Context: an optimization exercise on an open-source flow, tuned for small area. The choices shown serve that exercise and are no tape-out recipe. In this exercise RTL edits were held to simulation tests only and were not proved equivalent to the original. Some runs may be left out. An edit can pass the tests and still lose a function that they never use. No activity file was given, so power comes from the tool's default toggle rates.

`design.v`:
```
`timescale 1ns / 1ps
module TOP_CPU(
    input wire sysclk,
    input wire reset,                
    output wire [31:0] imem_addr,    
    input wire [31:0] imem_rdata,    
    output wire [31:0] dmem_addr,    
    output wire [31:0] dmem_wdata,   
    output wire dmem_we,             
    output wire dmem_re,             
    input wire [31:0] dmem_rdata     
);
    wire clk = sysclk;
    wire rst = ~reset;
    reg  [31:0] PC;           
    reg  [31:0] IR;           
    reg  [31:0] PC_ID;        
    reg         RegWrite_EX, Load_EX, MemWrite_EX;
    reg  [4:0]  Rw_EX;
    reg  [1:0]  selA_EX, selB_EX;    
    reg  [1:0]  cls_EX, sub_EX;      
    reg         LoadByte_EX, Link_EX;
    reg  [15:0] imm_EX;
    reg         LU_EX, fill_EX;
    reg  [31:0] dataA_EX, dataB_EX;
    reg         RegWrite_MEM, Load_MEM, MemWrite_MEM;
    reg  [4:0]  Rw_MEM;
    reg         LoadByte_MEM, Link_MEM;
    reg  [31:0] ALUOut_MEM;
    reg  [31:0] dataB_MEM;    
    reg         RegWrite_WB, Load_WB;
    reg  [4:0]  Rw_WB;
    reg  [31:0] WD_WB;
    assign imem_addr = PC;
    wire [5:0] op = IR[31:26];
    wire [4:0] rs = IR[25:21];
    wire [4:0] rt = IR[20:16];
    wire [4:0] rd = IR[15:11];
    wire [5:0] fn = IR[5:0];
    wire [15:0] imm = IR[15:0];
    wire isR    = op == 6'h00;
    wire isJ    = op == 6'h02 || op == 6'h03;
    wire isJR   = isR && (fn == 6'h08 || fn == 6'h09);
    wire Branch = op == 6'h04 || op == 6'h05 || op == 6'h06 || op == 6'h07 || op == 6'h01;
    wire JOp    = isJ || isJR;
    wire Load_ID = op == 6'h23 || op == 6'h20;
    wire MemWrite_ID = op == 6'h2b;
    wire RegWrite_ID = !(op == 6'h2b || Branch || op == 6'h02 || (isR && fn == 6'h08));
    wire Link_ID = op == 6'h03 || (isR && fn == 6'h09);
    wire useRt  = op == 6'h23 || op == 6'h20 || op == 6'h0f || op == 6'h08 || op == 6'h09 ||
                  op == 6'h0c || op == 6'h0a || op == 6'h0b;    
    wire immB   = useRt || op == 6'h2b;
    wire shA    = isR && (fn == 6'h00 || fn == 6'h02 || fn == 6'h03);
    wire [4:0] Rw_ID = useRt ? rt : (op == 6'h03) ? 5'd31 : rd;
    reg [1:0] cls_ID, sub_ID;
    always @(*) begin
        cls_ID = 2'd0; sub_ID = 2'd0;
        case (op)
        6'h0c: begin cls_ID = 2'd1; sub_ID = 2'd0; end
        6'h0a: begin cls_ID = 2'd3; sub_ID = 2'd0; end
        6'h0b: begin cls_ID = 2'd3; sub_ID = 2'd1; end
        6'h23, 6'h20, 6'h2b, 6'h0f, 6'h08, 6'h09: begin cls_ID = 2'd0; sub_ID = 2'd0; end
        default: begin
            case (fn)
            6'h22, 6'h23: begin cls_ID = 2'd0; sub_ID = 2'd1; end
            6'h24, 6'h25, 6'h26, 6'h27: begin cls_ID = 2'd1; sub_ID = fn[1:0]; end
            6'h00, 6'h02, 6'h03: begin cls_ID = 2'd2; sub_ID = fn[1:0]; end
            6'h2a, 6'h2b: begin cls_ID = 2'd3; sub_ID = {1'b0, fn[0]}; end
            default: begin cls_ID = 2'd0; sub_ID = 2'd0; end
            endcase
        end
        endcase
    end
    wire [31:0] dA, dB;
    wire [31:0] WD_MEM;
    RegisterFile RF(clk, rst, RegWrite_MEM, rs, rt, Rw_MEM, WD_MEM, dA, dB);
    wire fwbA = Load_WB && rs == Rw_WB;
    wire fwbB = Load_WB && rt == Rw_WB;
    wire fmemA = RegWrite_MEM && rs == Rw_MEM;
    wire fmemB = RegWrite_MEM && rt == Rw_MEM;
    wire [31:0] bA = fwbA ? WD_WB : fmemA ? ALUOut_MEM : dA;
    wire [31:0] bB = fwbB ? WD_WB : fmemB ? ALUOut_MEM : dB;
    wire eq = bA == bB;
    wire lt = bA < bB;
    reg taken;
    always @(*) begin
        case (op)
        6'h04: taken = eq;
        6'h05: taken = !eq;
        6'h06: taken = lt || eq;
        6'h07: taken = !(lt || eq);
        default: taken = lt;    
        endcase
    end
    wire matchEX = Rw_EX == rs || Rw_EX == rt;
    wire stallA  = RegWrite_EX && Branch && matchEX;
    wire stallL  = Load_EX && matchEX;
    wire stall   = stallA || stallL;
    wire flushIF = Branch || JOp;
    wire zeroIF  = flushIF && (Load_EX || !stall);
    wire redoBr  = Branch && stallL;          
    wire        jrsel  = isJR && !stall;
    wire [31:0] base   = jrsel ? dA : PC;
    wire [29:0] incr   = stall ? 30'd0 :
                         Branch ? (taken ? {{14{imm[15]}}, imm} : 30'd0) : 30'd1;
    wire [31:0] sum    = {base[31:2] + incr, base[1:0]};
    wire [31:0] PC_new = redoBr ? PC_ID :
                         (isJ && !stall) ? {PC_ID[31:28], IR[25:0], 2'b00} :
                         sum;
    wire [1:0] selA_ID = shA ? 2'd3 :
                         (RegWrite_EX && Rw_EX == rs && Rw_EX != 5'd0) ? 2'd2 :
                         (RegWrite_MEM && Rw_MEM == rs && Rw_MEM != 5'd0) ? 2'd1 : 2'd0;
    wire [1:0] selB_ID = immB ? 2'd3 :
                         (RegWrite_EX && Rw_EX == rt && Rw_EX != 5'd0) ? 2'd2 :
                         (RegWrite_MEM && Rw_MEM == rt && Rw_MEM != 5'd0) ? 2'd1 : 2'd0;
    always @(posedge clk or posedge rst) begin
        if (rst) PC <= 32'h0;
        else     PC <= PC_new;
    end
    always @(posedge clk) begin
        if (rst || zeroIF) IR <= 32'h0;
        else if (!stall)   IR <= imem_rdata;
        if (!stall && !flushIF) PC_ID <= PC;
    end
    always @(posedge clk or posedge rst) begin
        if (rst) begin
            RegWrite_EX <= 1'b0; Load_EX <= 1'b0; MemWrite_EX <= 1'b0;
        end else if (stall) begin
            RegWrite_EX <= 1'b0; Load_EX <= 1'b0; MemWrite_EX <= 1'b0;
        end else begin
            RegWrite_EX <= RegWrite_ID; Load_EX <= Load_ID; MemWrite_EX <= MemWrite_ID;
        end
    end
    always @(posedge clk) begin
        Rw_EX <= Rw_ID;
        selA_EX <= selA_ID;
        selB_EX <= selB_ID;
        cls_EX <= cls_ID;
        sub_EX <= sub_ID;
        LoadByte_EX <= op == 6'h20;
        Link_EX <= Link_ID;
        imm_EX <= imm;
        LU_EX <= op == 6'h0f;
        fill_EX <= imm[15] && op != 6'h0c;
        dataA_EX <= dA;
        dataB_EX <= dB;
    end
    wire [31:0] WD_fwd = WD_WB;
    wire [31:0] immX = LU_EX ? {imm_EX, 16'h0} : {{16{fill_EX}}, imm_EX};
    wire [31:0] inA = selA_EX == 2'd3 ? {27'h0, imm_EX[10:6]} :
                      selA_EX == 2'd2 ? ALUOut_MEM :
                      selA_EX == 2'd1 ? WD_fwd : dataA_EX;
    wire [31:0] inB = selB_EX == 2'd3 ? immX :
                      selB_EX == 2'd2 ? ALUOut_MEM :
                      selB_EX == 2'd1 ? WD_fwd : dataB_EX;
    wire [31:0] ALUOut_EX;
    ALU ALUCalculate(cls_EX, sub_EX, inA, inB, ALUOut_EX);
    always @(posedge clk or posedge rst) begin
        if (rst) begin
            RegWrite_MEM <= 1'b0; Load_MEM <= 1'b0; MemWrite_MEM <= 1'b0;
        end else begin
            RegWrite_MEM <= RegWrite_EX; Load_MEM <= Load_EX; MemWrite_MEM <= MemWrite_EX;
        end
    end
    always @(posedge clk) begin
        Rw_MEM <= Rw_EX;
        LoadByte_MEM <= LoadByte_EX;
        Link_MEM <= Link_EX;
        ALUOut_MEM <= ALUOut_EX;
        dataB_MEM <= Link_EX ? PC_ID : dataB_EX;
    end
    assign dmem_addr = ALUOut_MEM;
    assign dmem_wdata = dataB_MEM;
    assign dmem_we = MemWrite_MEM;
    assign dmem_re = Load_MEM;
    reg [7:0] rbyte;
    always @(*) begin
        case (ALUOut_MEM[1:0])
        2'b00: rbyte = dmem_rdata[7:0];
        2'b01: rbyte = dmem_rdata[15:8];
        2'b10: rbyte = dmem_rdata[23:16];
        default: rbyte = dmem_rdata[31:24];
        endcase
    end
    wire [31:0] ReadData = LoadByte_MEM ? {{24{rbyte[7]}}, rbyte} : dmem_rdata;
    assign WD_MEM = Load_MEM ? ReadData : Link_MEM ? dataB_MEM : ALUOut_MEM;
    always @(posedge clk or posedge rst) begin
        if (rst) begin
            RegWrite_WB <= 1'b0; Load_WB <= 1'b0;
        end else begin
            RegWrite_WB <= RegWrite_MEM; Load_WB <= Load_MEM;
        end
    end
    always @(posedge clk) begin
        Rw_WB <= Rw_MEM;
        WD_WB <= WD_MEM;
    end
endmodule
`timescale 1ns / 1ps
module ALU (
    input  [1:0]  cls,
    input  [1:0]  sub,
    input  [31:0] in1,
    input  [31:0] in2,
    output reg [31:0] out
);
    wire        dosub = cls[0] ? cls[1] : (sub[0] & ~cls[1]);    
    wire [31:0] b2 = dosub ? ~in2 : in2;
    wire [31:0] p = in1 ^ b2;
    wire [31:0] g = in1 & b2;
    wire [31:0] g0 = {g[31:1], g[0] | (p[0] & dosub)};    
    reg [31:0] G, P;      
    integer i, l;
    always @(*) begin
        G = g0; P = p;
        for (l = 0; l < 5; l = l + 1)
            for (i = 0; i < 32; i = i + 1)
                if (((i + 1) % (2 << l)) == 0) begin
                    G[i] = G[i] | (P[i] & G[i - (1 << l)]);
                    P[i] = P[i] & P[i - (1 << l)];
                end
        for (l = 3; l >= 0; l = l - 1)
            for (i = 3 * (1 << l) - 1; i < 32; i = i + (2 << l)) begin
                G[i] = G[i] | (P[i] & G[i - (1 << l)]);
                P[i] = P[i] & P[i - (1 << l)];
            end
    end
    wire [31:0] s = p ^ {G[30:0], dosub};
    wire ltu = ~G[31];
    wire lts = (in1[31] ^ in2[31]) ? in1[31] : s[31];
    wire lt = sub[0] ? ltu : lts;
    reg [31:0] lg;
    always @(*) begin
        case (sub)
        2'd0: lg = g;
        2'd1: lg = p | g;
        2'd2: lg = p;
        default: lg = ~(p | g);
        endcase
    end
    wire right = sub[1];
    wire fill = sub[0] & in2[31];
    wire [31:0] rin;
    wire [31:0] sh0, sh1, sh2, sh3, sh4, sh;
    genvar k;
    generate
        for (k = 0; k < 32; k = k + 1) begin : rev
            assign rin[k] = right ? in2[k] : in2[31 - k];
            assign sh[k]  = right ? sh4[k] : sh4[31 - k];
        end
    endgenerate
    assign sh0 = in1[0] ? {fill, rin[31:1]} : rin;
    assign sh1 = in1[1] ? {{2{fill}}, sh0[31:2]} : sh0;
    assign sh2 = in1[2] ? {{4{fill}}, sh1[31:4]} : sh1;
    assign sh3 = in1[3] ? {{8{fill}}, sh2[31:8]} : sh2;
    assign sh4 = in1[4] ? {{16{fill}}, sh3[31:16]} : sh3;
    always @(*) begin
        case (cls)
        2'd0: out = s;
        2'd1: out = lg;
        2'd2: out = sh;
        default: out = {31'h0, lt};
        endcase
    end
endmodule
`timescale 1ns / 1ps
module RegisterFile(clk, reset, RegWrite, Read_register1, Read_register2, Write_register, Write_data, Read_data1, Read_data2);
    input reset, clk;
    input RegWrite;
    input [4:0] Read_register1, Read_register2, Write_register;
    input [31:0] Write_data;
    output [31:0] Read_data1, Read_data2;
    reg [32*32-1:32] RF_data;
    reg [31:1] valid;
    wire [31:0] wsel, rsel1, rsel2;
    wire [31:0] rd1 [0:31];
    wire [31:0] rd2 [0:31];
    genvar g;
    generate
        for (g = 0; g < 32; g = g + 1) begin : dec
            assign wsel[g] = RegWrite && (Write_register == g);
        end
        for (g = 1; g < 32; g = g + 1) begin : regs
            always @(posedge clk)
                RF_data[g*32 +: 32] <= (Write_data & {32{wsel[g]}}) | (RF_data[g*32 +: 32] & {32{~wsel[g]}});
            assign rsel1[g] = valid[g] && (Read_register1 == g);
            assign rsel2[g] = valid[g] && (Read_register2 == g);
        end
    endgenerate
    assign rsel1[0] = 1'b0;
    assign rsel2[0] = 1'b0;
    always @(posedge clk or posedge reset)
        if (reset)
            valid <= 31'b0;
        else
            valid <= valid | wsel[31:1];
    reg [31:0] d1, d2;
    integer k;
    always @(*) begin
        d1 = 32'h0;
        d2 = 32'h0;
        for (k = 1; k < 32; k = k + 1) begin
            d1 = d1 | (RF_data[k*32 +: 32] & {32{rsel1[k]}});
            d2 = d2 | (RF_data[k*32 +: 32] & {32{rsel2[k]}});
        end
    end
    assign Read_data1 = d1;
    assign Read_data2 = d2;
endmodule
```
`run.sh`:
```
#!/bin/bash
# synth_recipe.tcl (not shown) runs the flow's synth.tcl, then flattens the netlist and writes it again
# the make line also repeats each setting of config.mk as NAME=value (left out here)
make -C /OpenROAD-flow-scripts/flow DESIGN_CONFIG=/design/flow/config.mk WORK_HOME=/design/flow/orfs CLKGATE_MAP_FILE= SYNTH_SCRIPT=/design/flow/synth_recipe.tcl finish
```
`config.mk`:
```
export PLATFORM = sky130hd
export DESIGN_NAME = TOP_CPU
export DESIGN_NICKNAME = TOP_CPU
export VERILOG_FILES = /design/flow/design.v
export SDC_FILE = /design/flow/constraint.sdc
export NUM_CORES = 4
export LEC_CHECK = 0
export CAP_MARGIN = 20
export CORE_MARGIN = 2
export CORE_UTILIZATION = 30
export GPL_ROUTABILITY_DRIVEN = 1
export SLEW_MARGIN = 20
```
`constraint.sdc`:
```
create_clock -name core_clock -period 12.0 [get_ports {sysclk}]
set_input_delay 2.4000 -clock core_clock [delete_from_list [all_inputs] [get_ports {sysclk}]]
set_output_delay 2.4000 -clock core_clock [all_outputs]
set_load 0.01 [all_outputs]
```
==> results.sh, run 1 <==
export IMPL_final_common_cell="edfxtp_1"
export IMPL_ys_seq_area_share_pct=58.2
export IMPL_fp_coreArea_mm2=0.212
export IMPL_nets=5549
export IMPL_setup_viol=0
export IMPL_setup_tns_ns=0
export IMPL_root_buffer="clkbuf_16"
export IMPL_antenna_cells=18
export IMPL_vias=55521
export IMPL_cts_buffers=138
export IMPL_drive_above_1_share_pct=13.3
export IMPL_cp_depth=28
export IMPL_synth_async_reset_ratio_pct=5.26
export IMPL_synth_xor_area_share_pct=1.45
export IMPL_clock_sinks=1331
export IMPL_grt_start_max_net_pins=101
export IMPL_n_fill_cell=20480
export IMPL_clk_pin_slew_ns=0.06
export IMPL_netlist_area_leader_share_pct=48.1
export IMPL_port_buffers=163
export IMPL_startpoint="IR[19]$_SDFFE_PP0P_"
export IMPL_inverters=115
export IMPL_overflow=0
export IMPL_die_h_um=466
export IMPL_drc=0
export IMPL_die_area_mm2=0.217
export IMPL_power_frac_seq_pct=34.2
export IMPL_synth_fp_nets=5481
export IMPL_multi_input_area_share_pct=33.9
export IMPL_row_count=169
export IMPL_multi_input_gates=3397
export IMPL_hold_depth=0
export IMPL_power_density_mw_per_mm2=290
export IMPL_multi_input_area_mm2=0.0252
export IMPL_start_util_pct=30.2
export IMPL_ys_top_cells_by_count="1024 x edfxtp_1, 576 x a22oi_1, 336 x clkbuf_1"
export IMPL_areaGrowthSynthToFinish_pct=16.5
export IMPL_synth_enable_flop_cells=1024
export IMPL_track_usage_pct=29.1
export IMPL_cp_start_kind="register"
export IMPL_cts_buffer_depth=3
export IMPL_synth_ff_type="edfxtp_1"
export IMPL_synth_area_mm2=0.0640
export IMPL_io_pins=164
export IMPL_cp_max_fo=16
export IMPL_ir_drop_mv=0.188
export IMPL_dp_hpwl_um=208000
export IMPL_p_int_mw=12.1
export IMPL_r2r_cells=28
export IMPL_worst_slew_margin_rel_pct=16.0
export IMPL_yosys_cell_count_top_type="edfxtp_1"
export IMPL_synth_top_family_by_area="compound AO/OA/AOI/OAI gates"
export IMPL_worst_slew_pin_slew_ns=1.26
export IMPL_avgSynthCellArea_um2=12.1
export IMPL_grt_pass1_wl_um=439000
export IMPL_status="finished clean"
export IMPL_detail_route_iter0_violations=11655
export IMPL_synth_simple_area_share_pct=8.96
export IMPL_crit_path_end="PC[30]$_DFF_PN0_"
export IMPL_reg2reg_slack_ns=2.82
export IMPL_grt_pass1_vias=51892
export IMPL_leakagePower_nw=26.3
export IMPL_post_cts_buffers=0
export IMPL_period_minus_slack_ns=9.18
export IMPL_worst_path_buf_inv=2
export IMPL_swShare_pct=44.0
export IMPL_nWellTaps=2821
export IMPL_clockPowerShare_pct=21.7
export IMPL_place_congestion=1.04
export IMPL_end_kind="register"
export IMPL_synth_cell_types=83
export IMPL_drv_slew=0
export IMPL_synth_fa_ha_area_share_pct=2.99
export IMPL_clock_buffer_count=167
export IMPL_drt_first_pass_iters=33
export IMPL_hp_class="register to register"
export IMPL_timing_final_crit_share_pct=76.5
export IMPL_skew_ns=0.0538
export IMPL_holdPathEnd="LoadByte_MEM$_DFF_P_"
export IMPL_r2r_start="IR[19]$_SDFFE_PP0P_"
export IMPL_synthCells=5273
export IMPL_synth_area_leaders="edfxtp_1 48%, dfxtp_1 7.4%, a22oi_1 6.8%"
export IMPL_htreeDepth=4
export IMPL_path_class="register to register"
export IMPL_fmax_mhz=109
export IMPL_p_sw_mw=9.50
export IMPL_p_total_mw=21.6
export IMPL_antenna_found_initial=26
export IMPL_holdBufCountCts=0
export IMPL_clk_latency_ns=0.85
export IMPL_wl_um=328000
export IMPL_min_from="LoadByte_EX$_DFF_P_"
export IMPL_crit_family="compound AO/OA/AOI/OAI gates"
export IMPL_ys_ff_latch=1331
export IMPL_cts_resized=0
==> run 1: power by group through the flow <==
| stage | Sequential, mW | Combinational, mW | Clock [mW] |
|---|---|---|---|
| 3_3_place_gp | 7.43 | 8.98 | 0 |
| 6_report | 7.38 | 9.52 | 4.68 |
| 5_1_grt | 7.39 | 9.93 | 4.85 |
| 4_1_cts | 7.33 | 9.05 | 4.66 |
| 3_5_place_dp | 7.42 | 9.02 | 0 |
| 2_1_floorplan | 6.89 | 5.31 | 0 |
==> run 1: stage by stage <==
step | setup slack [ns] | hold WS, ns | cells | util, % | area, µm²
3_5_place_dp | 3.28 | 0.320 | 8021 | 32.8 | 69600
2_1_floorplan | 5.28 | 0.310 | 5273 | - | 64000
4_1_cts | 3.26 | 0.337 | 8276 | 35.1 | 74400
6_report | 2.82 | 0.337 | 8295 | 35.1 | 74500
3_3_place_gp | 3.27 | 0.315 | 8021 | 32.8 | 69600
5_1_grt | 2.50 | 0.348 | 8279 | 35.1 | 74500
==> run 1: layer usage <==
metal	wire, µm	global-route usage, %	up-vias
li1	-	-	21087
met1	114000	35.0	26989
met5	928	2.74	-
met3	52500	13.5	1755
met4	27900	18.0	40
met2	133000	41.8	5650
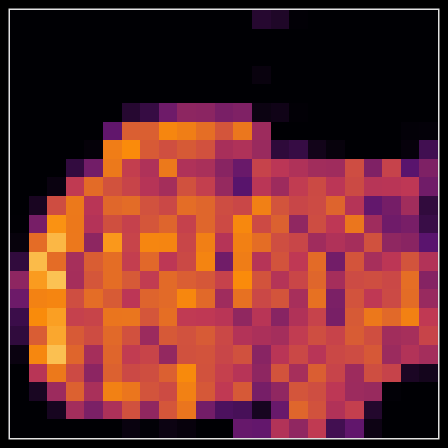
*Cell area per tile, run 1*
23 x 23 tiles, from black (low) to pale yellow (high), 0 to 100% covered.
The emptiest ninth of the die: upper right. The mean over all tiles is 33%. The densest ninth of the die: centre. 34% of the tiles are nearly empty. 1.7% of the tiles are over 75% full.

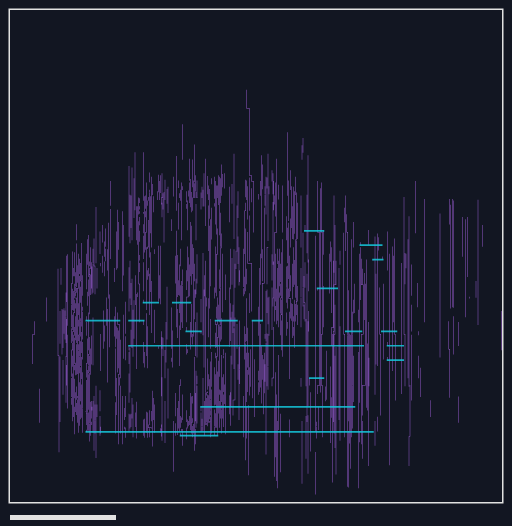
*Wiring by layer, run 1*
Bar = 100 µm. Two of the layers only.
Key: M4 = purple [wire length 27.9 mm]; M5 = cyan [wire length 928 µm]

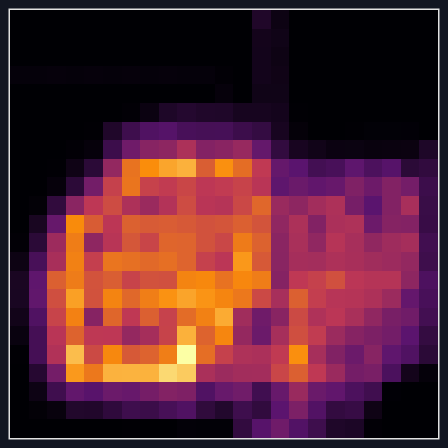
*Wiring heat map, run 1*
23 x 23 tiles, from black (low) to pale yellow (high), scaled to the fullest tile. Values are wire area over tile area, all layers added.
22% of the tiles are over half the peak. 33% of the tiles are nearly empty. The mean over all tiles is 0.29.

==> run 2, diff against run 1 <==
==> flow/run.sh (new file) <==
#!/bin/bash
# Own flow: the standard layout (standard.sh, with the standard synthesis),
# with two changes to what the layout adds around the design:
#  - the port buffers are buf_1 cells (every input and output still gets one);
#  - clock tree synthesis uses clkbuf_8 buffers, sink clusters of up to 30
#    flip-flops, and no dummy loads.
set -euo pipefail
export BUFFER_PORTS_ARGS="-buffer_cell sky130_fd_sc_hd__buf_1"
export CTS_ARGS="-sink_clustering_enable -repair_clock_nets -dont_use_dummy_load -sink_clustering_size 30 -buf_list sky130_fd_sc_hd__clkbuf_8"
bash standard.sh > flow_make.log 2>&1
==> standard.sh (new file) <==
#!/bin/bash
# synth_recipe.tcl (not shown) runs the flow's synth.tcl, then flattens the netlist and writes it again
# the make line also repeats each setting of config.mk as NAME=value (left out here)
make -C /OpenROAD-flow-scripts/flow DESIGN_CONFIG=/design/flow/config.mk WORK_HOME=/design/flow/orfs CLKGATE_MAP_FILE= SYNTH_SCRIPT=/design/flow/synth_recipe.tcl "${@:-finish}"
--- a/config.mk
+++ b/config.mk
@@ -7,6 +7,6 @@
 export LEC_CHECK = 0
 export CAP_MARGIN = 20
 export CORE_MARGIN = 2
-export CORE_UTILIZATION = 30
+export CORE_UTILIZATION = 60
 export GPL_ROUTABILITY_DRIVEN = 1
 export SLEW_MARGIN = 20
removed: run.sh
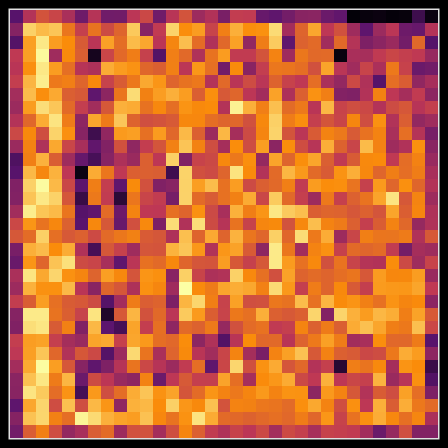
*Cell area per tile, run 2*
33 x 33 tiles, from black (low) to pale yellow (high), 0 to 100% covered.
The fullest tile reaches 100%. 0.30% of the tiles are nearly empty. The mean over all tiles is 62%. 26% of the tiles are over 75% full.

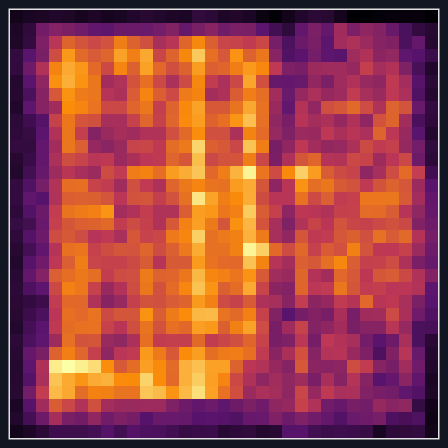
*Wiring heat map, run 2*
33 x 33 tiles, from black (low) to pale yellow (high), scaled to the fullest tile. Values are wire area over tile area, all layers added.
The mean over all tiles is 0.54. The fullest tile reaches 1.1. The densest ninth of the die: centre. 48% of the tiles are over half the peak. 0.70% of the tiles are nearly empty.

==> results.sh, run 2 <==
export IMPL_yosys_cell_count_top_type="edfxtp_1"
export IMPL_pre_cts_slack_ns=3.18
export IMPL_ir_drop_mv=0.150
export IMPL_antenna_found_initial=31
export IMPL_worst_slew_margin_rel_pct=10.9
export IMPL_cp_max_fo=20
export IMPL_cp_depth=29
export IMPL_synth_ff_type="edfxtp_1"
export IMPL_final_common_cell="edfxtp_1"
export IMPL_root_buffer="clkbuf_8"
export IMPL_worst_path_buf_inv=2
export IMPL_dr_wl_met2_um=118000
export IMPL_cp_start_kind="register"
export IMPL_worst_slew_pin_slew_ns=1.34
export IMPL_port_buffers=163
export IMPL_top_layer_used="met5"
export IMPL_synth_area_mm2=0.0640
export IMPL_place_congestion=1.03
export IMPL_hp_class="register to register"
export IMPL_cts_buffers=208
export IMPL_nets=5586
export IMPL_reg2reg_slack_ns=2.67
export IMPL_vias=56120
export IMPL_clk_pin_slew_ns=0.06
export IMPL_io_pins=164
export IMPL_crit_family="simple AND/OR/NAND/NOR gates"
export IMPL_synth_async_reset_ratio_pct=5.26
export IMPL_detail_route_iter0_violations=14259
export IMPL_postLayoutCoreUtil_pct=65.7
export IMPL_grt_start_max_net_pins=89
export IMPL_grt_pass1_wl_um=405000
export IMPL_dp_hpwl_um=176000
export IMPL_synth_area_leaders="edfxtp_1 48%, dfxtp_1 7.4%, a22oi_1 6.8%"
export IMPL_synth_fa_ha_area_share_pct=2.99
export IMPL_setup_viol=0
export IMPL_path_class="register to register"
export IMPL_ys_top_cells_by_count="1024 x edfxtp_1, 576 x a22oi_1, 336 x clkbuf_1"
export IMPL_skew_ns=0.109
export IMPL_ys_ff_latch=1331
export IMPL_startpoint="IR[18]$_SDFFE_PP0P_"
export IMPL_track_usage_pct=54.2
export IMPL_drc=0
export IMPL_stdcell_area_mm2=0.0694
export IMPL_avgSynthCellArea_um2=12.1
export IMPL_grt_busiest_layer="met2"
export IMPL_holdBufCountCts=0
export IMPL_dp_cells=6559
export IMPL_row_count=119
export IMPL_drt_first_pass_iters=23
export IMPL_status="finished clean"
export IMPL_dr_wl_met3_um=54000
export IMPL_synth_fp_nets=5481
export IMPL_die_h_um=331
export IMPL_r2r_start="IR[18]$_SDFFE_PP0P_"
export IMPL_synth_cell_types=83
export IMPL_cts_buffer_depth=3
export IMPL_grt_pass1_vias=52002
export IMPL_cts_resized=0
export IMPL_end_kind="register"
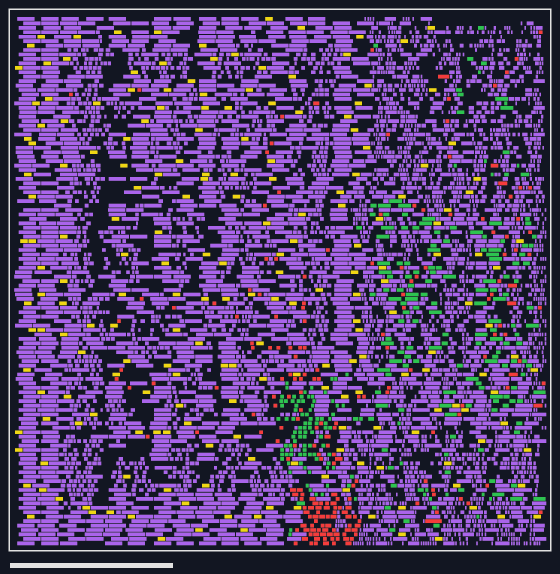
*Cell sizes after repair, run 2*
Bar = 100 µm.
Key: x6 and larger = yellow [cells 208, share 3.9%]; x2 = green [cells 265, share 4.9%]; x1 and smaller = purple [cells 4695, share 87%]; x3 and x4 = red [cells 208, share 3.9%]

## run 2: area by class of cell
cell class / count / area [µm²] / share of cell area, %
Sequential cell: 1331 / 37300 / 53.7
Multi-Input combinational cell: 3397 / 25200 / 36.3
Clock buffer: 208 / 2860 / 4.13
Timing Repair Buffer: 325 / 1830 / 2.64
Tap cell: 1391 / 1740 / 2.51
Inverter: 115 / 433 / 0.624
Antenna cell: 39 / 97.6 / 0.141
## run 2: how the worst min path moves through the flow
stage,start,end,slack (ns),depth (start not counted)
finish,LoadByte_EX$_DFF_P_,LoadByte_MEM$_DFF_P_,0.32,0
global route,LoadByte_EX$_DFF_P_,LoadByte_MEM$_DFF_P_,0.33,0
CTS,LoadByte_EX$_DFF_P_,LoadByte_MEM$_DFF_P_,0.32,0
detailed placement,LoadByte_EX$_DFF_P_,LoadByte_MEM$_DFF_P_,0.31,0
global placement,LoadByte_EX$_DFF_P_,LoadByte_MEM$_DFF_P_,0.31,0
floorplan,LoadByte_EX$_DFF_P_,LoadByte_MEM$_DFF_P_,0.31,0
## run 2: power by group
group	leakage, nW	internal [mW]	switching, mW
logic	11.1	2.84	6.28
clock network	1.50	1.51	1.64
registers	12.2	6.41	0.923
==> run 3, diff against run 2 <==
--- a/config.mk
+++ b/config.mk
@@ -7,6 +7,6 @@
 export LEC_CHECK = 0
 export CAP_MARGIN = 20
 export CORE_MARGIN = 2
-export CORE_UTILIZATION = 60
+export CORE_UTILIZATION = 40
 export GPL_ROUTABILITY_DRIVEN = 1
 export SLEW_MARGIN = 20
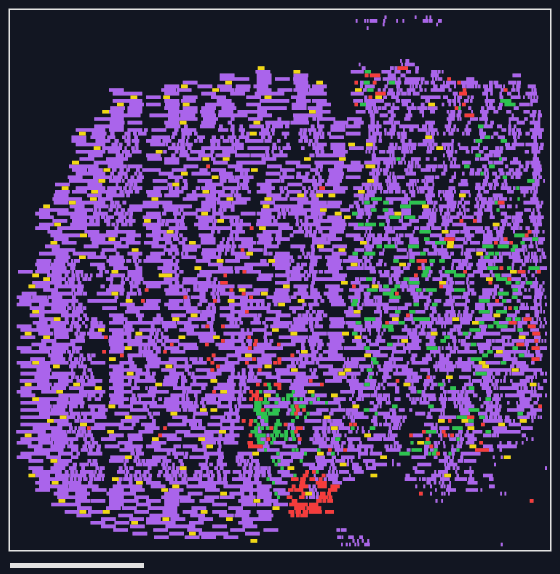
*Cell sizes after repair, run 3*
Bar = 100 µm.
Key: x3 and x4 = red [cells 210, share 3.9%]; x2 = green [cells 259, share 4.8%]; x6 and larger = yellow [cells 212, share 3.9%]; x1 and smaller = purple [cells 4694, share 87%]

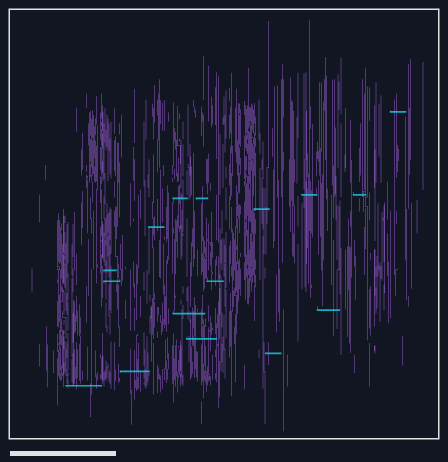
*Wiring by layer, run 3*
Bar = 100 µm. Two of the layers only.
Key: M4 = purple [wire length 27.2 mm]; M5 = cyan [wire length 281 µm]

==> results.sh, run 3 <==
export IMPL_multi_input_area_mm2=0.0252
export IMPL_drv_slew=0
export IMPL_grt_busiest_layer="met2"
export IMPL_synth_area_mm2=0.0640
export IMPL_cts_buffers=211
export IMPL_postLayoutCoreUtil_pct=44.3
export IMPL_synth_enable_flop_cells=1024
export IMPL_grt_met3_usage_pct=18.1
export IMPL_yosys_cell_count_top_type="edfxtp_1"
export IMPL_end_kind="register"
export IMPL_r2r_start="IR[18]$_SDFFE_PP0P_"
export IMPL_pg_seq_mw=7.29
export IMPL_ys_seq_area_share_pct=58.2
export IMPL_detail_route_iter0_violations=11956
export IMPL_pwr_group_clock_mw=3.22
export IMPL_holdBufCountCts=0
export IMPL_ys_top_cells_by_count="1024 x edfxtp_1, 576 x a22oi_1, 336 x clkbuf_1"
export IMPL_fp_coreArea_mm2=0.159
export IMPL_dp_hpwl_um=186000
export IMPL_min_from="LoadByte_EX$_DFF_P_"
export IMPL_worst_path_buf_inv=2
export IMPL_synth_simple_area_share_pct=8.96
export IMPL_crit_family="compound AO/OA/AOI/OAI gates"
export IMPL_antenna_found_initial=25
export IMPL_period_minus_slack_ns=9.65
export IMPL_n_fill_cell=14385
export IMPL_die_area_mm2=0.163
export IMPL_path_class="register to register"
export IMPL_power_frac_seq_pct=37.0
export IMPL_top_layer_used="met5"
export IMPL_dr_wl_met2_um=126000
export IMPL_ys_ff_latch=1331
export IMPL_status="finished clean"
export IMPL_leakagePower_nw=24.8
export IMPL_final_common_cell="edfxtp_1"
export IMPL_start_util_pct=40.3
export IMPL_fmax_mhz=104
export IMPL_whs_ns=0.324
export IMPL_overflow=0
export IMPL_drc=0
export IMPL_nets=5585
export IMPL_netlist_area_leader_share_pct=48.1
export IMPL_grt_pass1_wl_um=419000
export IMPL_worst_slew_pin_slew_ns=1.24
export IMPL_hp_class="register to register"
export IMPL_synth_ff_type="edfxtp_1"
export IMPL_power_density_mw_per_mm2=280
export IMPL_p_comb_mw=9.18
export IMPL_worst_slew_margin_rel_pct=17.3
export IMPL_die_h_um=404
export IMPL_synth_async_reset_ratio_pct=5.26
export IMPL_timing_final_crit_share_pct=80.4
export IMPL_setup_tns_ns=0
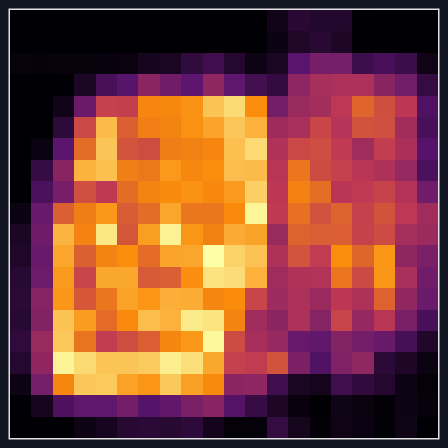
*Wiring heat map, run 3*
20 x 20 tiles, from black (low) to pale yellow (high), scaled to the fullest tile. Values are wire area over tile area, all layers added.
43% of the tiles are over half the peak. 14% of the tiles are nearly empty. The densest ninth of the die: centre. The emptiest ninth of the die: upper left. The mean over all tiles is 0.36.

## run 3: changes by cell type in the layout (fill, tap and decap cells not counted), moves of 3 or more
cell      delta
diode_2     -15
a31oi_4      +5
o21ai_4      +4
buf_4        -6
a31oi_2      -5
clkbuf_8     +3
o21ai_2      -4
## run 3: worst max path at each step
stage                         from          endpoint  slack [ns]  cells past startpoint
2_1_floorplan  IR[25]$_SDFFE_PP0P_  PC[30]$_DFF_PN0_        5.28                     29
3_3_place_gp   IR[18]$_SDFFE_PP0P_  PC[30]$_DFF_PN0_        2.96                     29
3_5_place_dp   IR[25]$_SDFFE_PP0P_  PC[30]$_DFF_PN0_        2.87                     28
4_1_cts        IR[22]$_SDFFE_PP0P_  PC[30]$_DFF_PN0_        2.86                     28
5_1_grt        IR[18]$_SDFFE_PP0P_  PC[30]$_DFF_PN0_        2.09                     28
6_report       IR[18]$_SDFFE_PP0P_  PC[30]$_DFF_PN0_        2.35                     28
## run 3: area by class of cell
type,instances,area share [%]
tap,2072,3.69
sequential,1331,53.0
inverter,115,0.616
timing repair buffer,321,2.58
clock buffer,211,4.13
multi-input combinational,3397,35.9
antenna,24,0.0855
==> run 4, diff against run 3 <==
--- a/design.v
+++ b/design.v
@@ -38,29 +38,29 @@
     wire [4:0] rd = IR[15:11];
     wire [5:0] fn = IR[5:0];
     wire [15:0] imm = IR[15:0];
-    wire isR    = op == 6'h00;
-    wire isJ    = op == 6'h02 || op == 6'h03;
-    wire isJR   = isR && (fn == 6'h08 || fn == 6'h09);
-    wire Branch = op == 6'h04 || op == 6'h05 || op == 6'h06 || op == 6'h07 || op == 6'h01;
+    wire o5 = op[5], o3 = op[3], o2 = op[2], o1 = op[1], o0 = op[0];
+    wire lowop  = !o5 && !o3;                          
+    wire isR    = lowop && !o2 && !o1 && !o0;          
+    wire isJ    = lowop && !o2 && o1;                  
+    wire isJR   = isR && !fn[5] && fn[3];              
+    wire Branch = lowop && (o2 || (!o1 && o0));        
     wire JOp    = isJ || isJR;
-    wire Load_ID = op == 6'h23 || op == 6'h20;
-    wire MemWrite_ID = op == 6'h2b;
-    wire RegWrite_ID = !(op == 6'h2b || Branch || op == 6'h02 || (isR && fn == 6'h08));
-    wire Link_ID = op == 6'h03 || (isR && fn == 6'h09);
-    wire useRt  = op == 6'h23 || op == 6'h20 || op == 6'h0f || op == 6'h08 || op == 6'h09 ||
-                  op == 6'h0c || op == 6'h0a || op == 6'h0b;    
-    wire immB   = useRt || op == 6'h2b;
-    wire shA    = isR && (fn == 6'h00 || fn == 6'h02 || fn == 6'h03);
-    wire [4:0] Rw_ID = useRt ? rt : (op == 6'h03) ? 5'd31 : rd;
+    wire Load_ID = o5 && !o3;                          
+    wire MemWrite_ID = o5 && o3;                       
+    wire RegWrite_ID = !(MemWrite_ID || Branch || (isJ && !o0) || (isJR && !fn[0]));
+    wire Link_ID = (isJ && o0) || (isJR && fn[0]);     
+    wire immB   = o5 || o3;                            
+    wire shA    = isR && !fn[5] && !fn[3];             
+    wire [4:0] Rw_ID = immB ? rt : (o1 && o0) ? 5'd31 : rd;
+    wire andi   = !o5 && o3 && o2 && !o0;              
+    wire slti   = !o5 && o3 && !o2 && o1;              
     reg [1:0] cls_ID, sub_ID;
     always @(*) begin
         cls_ID = 2'd0; sub_ID = 2'd0;
-        case (op)
-        6'h0c: begin cls_ID = 2'd1; sub_ID = 2'd0; end
-        6'h0a: begin cls_ID = 2'd3; sub_ID = 2'd0; end
-        6'h0b: begin cls_ID = 2'd3; sub_ID = 2'd1; end
-        6'h23, 6'h20, 6'h2b, 6'h0f, 6'h08, 6'h09: begin cls_ID = 2'd0; sub_ID = 2'd0; end
-        default: begin
+        if (immB) begin
+            if (andi) begin cls_ID = 2'd1; sub_ID = 2'd0; end
+            else if (slti) begin cls_ID = 2'd3; sub_ID = {1'b0, o0}; end
+        end else begin
             case (fn)
             6'h22, 6'h23: begin cls_ID = 2'd0; sub_ID = 2'd1; end
             6'h24, 6'h25, 6'h26, 6'h27: begin cls_ID = 2'd1; sub_ID = fn[1:0]; end
@@ -69,7 +69,6 @@
             default: begin cls_ID = 2'd0; sub_ID = 2'd0; end
             endcase
         end
-        endcase
     end
     wire [31:0] dA, dB;
     wire [31:0] WD_MEM;
@@ -84,13 +83,8 @@
     wire lt = bA < bB;
     reg taken;
     always @(*) begin
-        case (op)
-        6'h04: taken = eq;
-        6'h05: taken = !eq;
-        6'h06: taken = lt || eq;
-        6'h07: taken = !(lt || eq);
-        default: taken = lt;    
-        endcase
+        if (!o2) taken = lt;                         
+        else taken = (o1 ? (lt || eq) : eq) ^ o0;    
     end
     wire matchEX = Rw_EX == rs || Rw_EX == rt;
     wire stallA  = RegWrite_EX && Branch && matchEX;
@@ -137,11 +131,11 @@
         selB_EX <= selB_ID;
         cls_EX <= cls_ID;
         sub_EX <= sub_ID;
-        LoadByte_EX <= op == 6'h20;
+        LoadByte_EX <= !o0;
         Link_EX <= Link_ID;
         imm_EX <= imm;
-        LU_EX <= op == 6'h0f;
-        fill_EX <= imm[15] && op != 6'h0c;
+        LU_EX <= o2 && o1;
+        fill_EX <= imm[15] && !andi;
         dataA_EX <= dA;
         dataB_EX <= dB;
     end
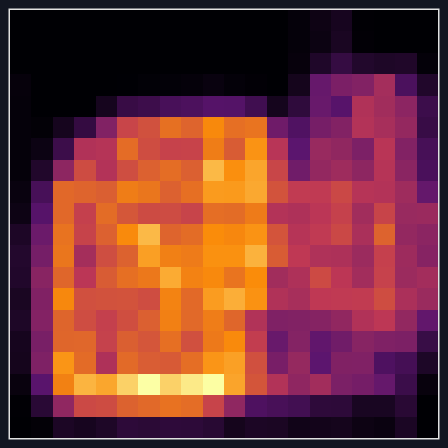
*Wiring heat map, run 4*
20 x 20 tiles, from black (low) to pale yellow (high), scaled to the fullest tile. Values are wire area over tile area, all layers added.
The densest ninth of the die: centre. The mean over all tiles is 0.37. 36% of the tiles are over half the peak. The emptiest ninth of the die: upper left.

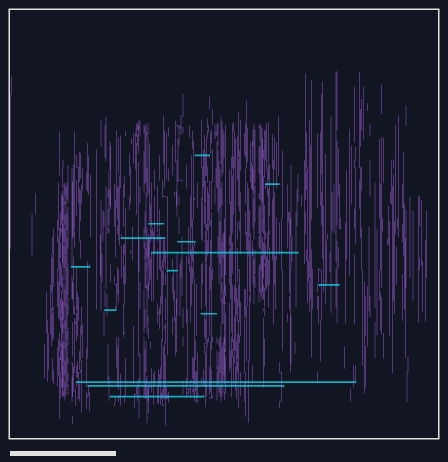
*Wiring by layer, run 4*
Bar = 100 µm. Two of the layers only.
Key: M4 = purple [wire length 27.1 mm]; M5 = cyan [wire length 835 µm]

==> results.sh, run 4 <==
export IMPL_grt_busiest_layer="met2"
export IMPL_maxPowerGroup="combinational cells"
export IMPL_synth_area_mm2=0.0640
export IMPL_leakagePower_nw=25.2
export IMPL_synth_fp_nets=5465
export IMPL_end_kind="register"
export IMPL_io_pins=164
export IMPL_vias=54946
export IMPL_htreeDepth=4
export IMPL_ys_ff_latch=1330
export IMPL_hp_class="register to register"
export IMPL_synthCells=5257
export IMPL_clockPowerShare_pct=15.4
export IMPL_clock_sinks=1330
export IMPL_place_congestion=0.995
export IMPL_stdcell_area_mm2=0.0708
export IMPL_yosys_cell_count_top_type="edfxtp_1"
export IMPL_grt_pass1_wl_um=417000
export IMPL_cts_buffers=206
export IMPL_fmax_mhz=102
export IMPL_multi_input_area_mm2=0.0253
export IMPL_postLayoutCoreUtil_pct=44.6
export IMPL_fp_coreArea_mm2=0.159
export IMPL_cp_start_kind="register"
export IMPL_setup_viol=0
export IMPL_synth_cell_types=79
export IMPL_drc=0
export IMPL_reg2reg_slack_ns=2.23
export IMPL_timing_final_crit_share_pct=81.4
export IMPL_drt_first_pass_iters=12
export IMPL_final_cells=7509
export IMPL_avgSynthCellArea_um2=12.2
export IMPL_swShare_pct=45.6
export IMPL_status="finished clean"
export IMPL_antenna_found_initial=34
export IMPL_pre_cts_slack_ns=2.62
export IMPL_start_util_pct=40.3
export IMPL_nets=5621
export IMPL_grt_start_max_net_pins=77
export IMPL_root_buffer="clkbuf_8"
export IMPL_wl_um=310000
export IMPL_netlist_area_leader_share_pct=48.0
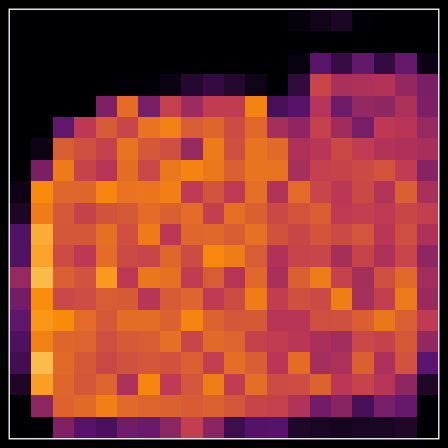
*Cell area per tile, run 4*
20 x 20 tiles, from black (low) to pale yellow (high), 0 to 100% covered.
2.0% of the tiles are over 75% full. The mean over all tiles is 42%. The emptiest ninth of the die: upper left. 18% of the tiles are nearly empty. The fullest tile reaches 86%. The densest ninth of the die: centre.

-- run 4: worst paths after layout --
| path | depth (start not counted) | endpoint | startpoint |
|---|---|---|---|
| max | 29 | PC[31]$_DFF_PN0_ | IR[18]$_SDFFE_PP0P_ |
| min | 0 | LoadByte_MEM$_DFF_P_ | LoadByte_EX$_DFF_P_ |
| max reg2reg | 29 | PC[31]$_DFF_PN0_ | IR[18]$_SDFFE_PP0P_ |
| min reg2reg | 0 | LoadByte_MEM$_DFF_P_ | LoadByte_EX$_DFF_P_ |
| max in group asynchronous | 2 | RF.valid[2]$_DFF_PN0_ | reset |
| min in group asynchronous | 1 | PC[30]$_DFF_PN0_ | reset |
-- run 4: kinds of logic (layout without fill, tap and decap cells) --
family	count (synthesis)	in the layout	share of synthesized area, %
mux	330	330	6.26
simple gates	1161	1161	9.14
xor+xnor	101	101	1.38
buf+inv	545	699	3.26
other cells	0	26	0
flops	1330	1330	58.1
fa+ha+maj	143	143	2.99
compound gates	1647	1647	18.8
-- run 4: area by class of cell --
class	instances	share of cell area (%)
sequential	1330	52.6
multi-input combinational	3382	35.7
clock buffer	206	4.00
tap	2072	3.66
timing repair buffer	384	3.41
inverter	109	0.578
antenna	26	0.0919

port drivers added, routing unchanged:
Ports are ideal in the flow. The routed layouts listed here were re-timed in OpenROAD. Step 1 (the two cells are an assumption about what drives the block):
set clk [get_ports {sysclk}]
set_driving_cell -lib_cell sky130_fd_sc_hd__clkbuf_16 $clk
set_driving_cell -lib_cell sky130_fd_sc_hd__buf_2 [delete_from_list [all_inputs] $clk]
Step 2 moves the port delays by t, midway between the first and last clock arrival at a register: inputs arrive t later, outputs are due t later. That takes back most of the time a late clock gives input paths. Three values: ideal ports, drivers, drivers and shift; two values: the first two.
run | shift t [ns] | slack for setup (ns) | worst setup path after step 2
run 1 | 0.915 | 2.818 / 2.818 / 2.818 | register to register
run 2 | 0.987 | 2.668 / 2.668 / 2.668 | register to register
run 3 | 0.991 | 2.354 / 2.354 / 2.354 | register to register
run 4 | 1.029 | 2.228 / 2.228 / 2.228 | register to register
After both steps every run listed still meets setup and hold.
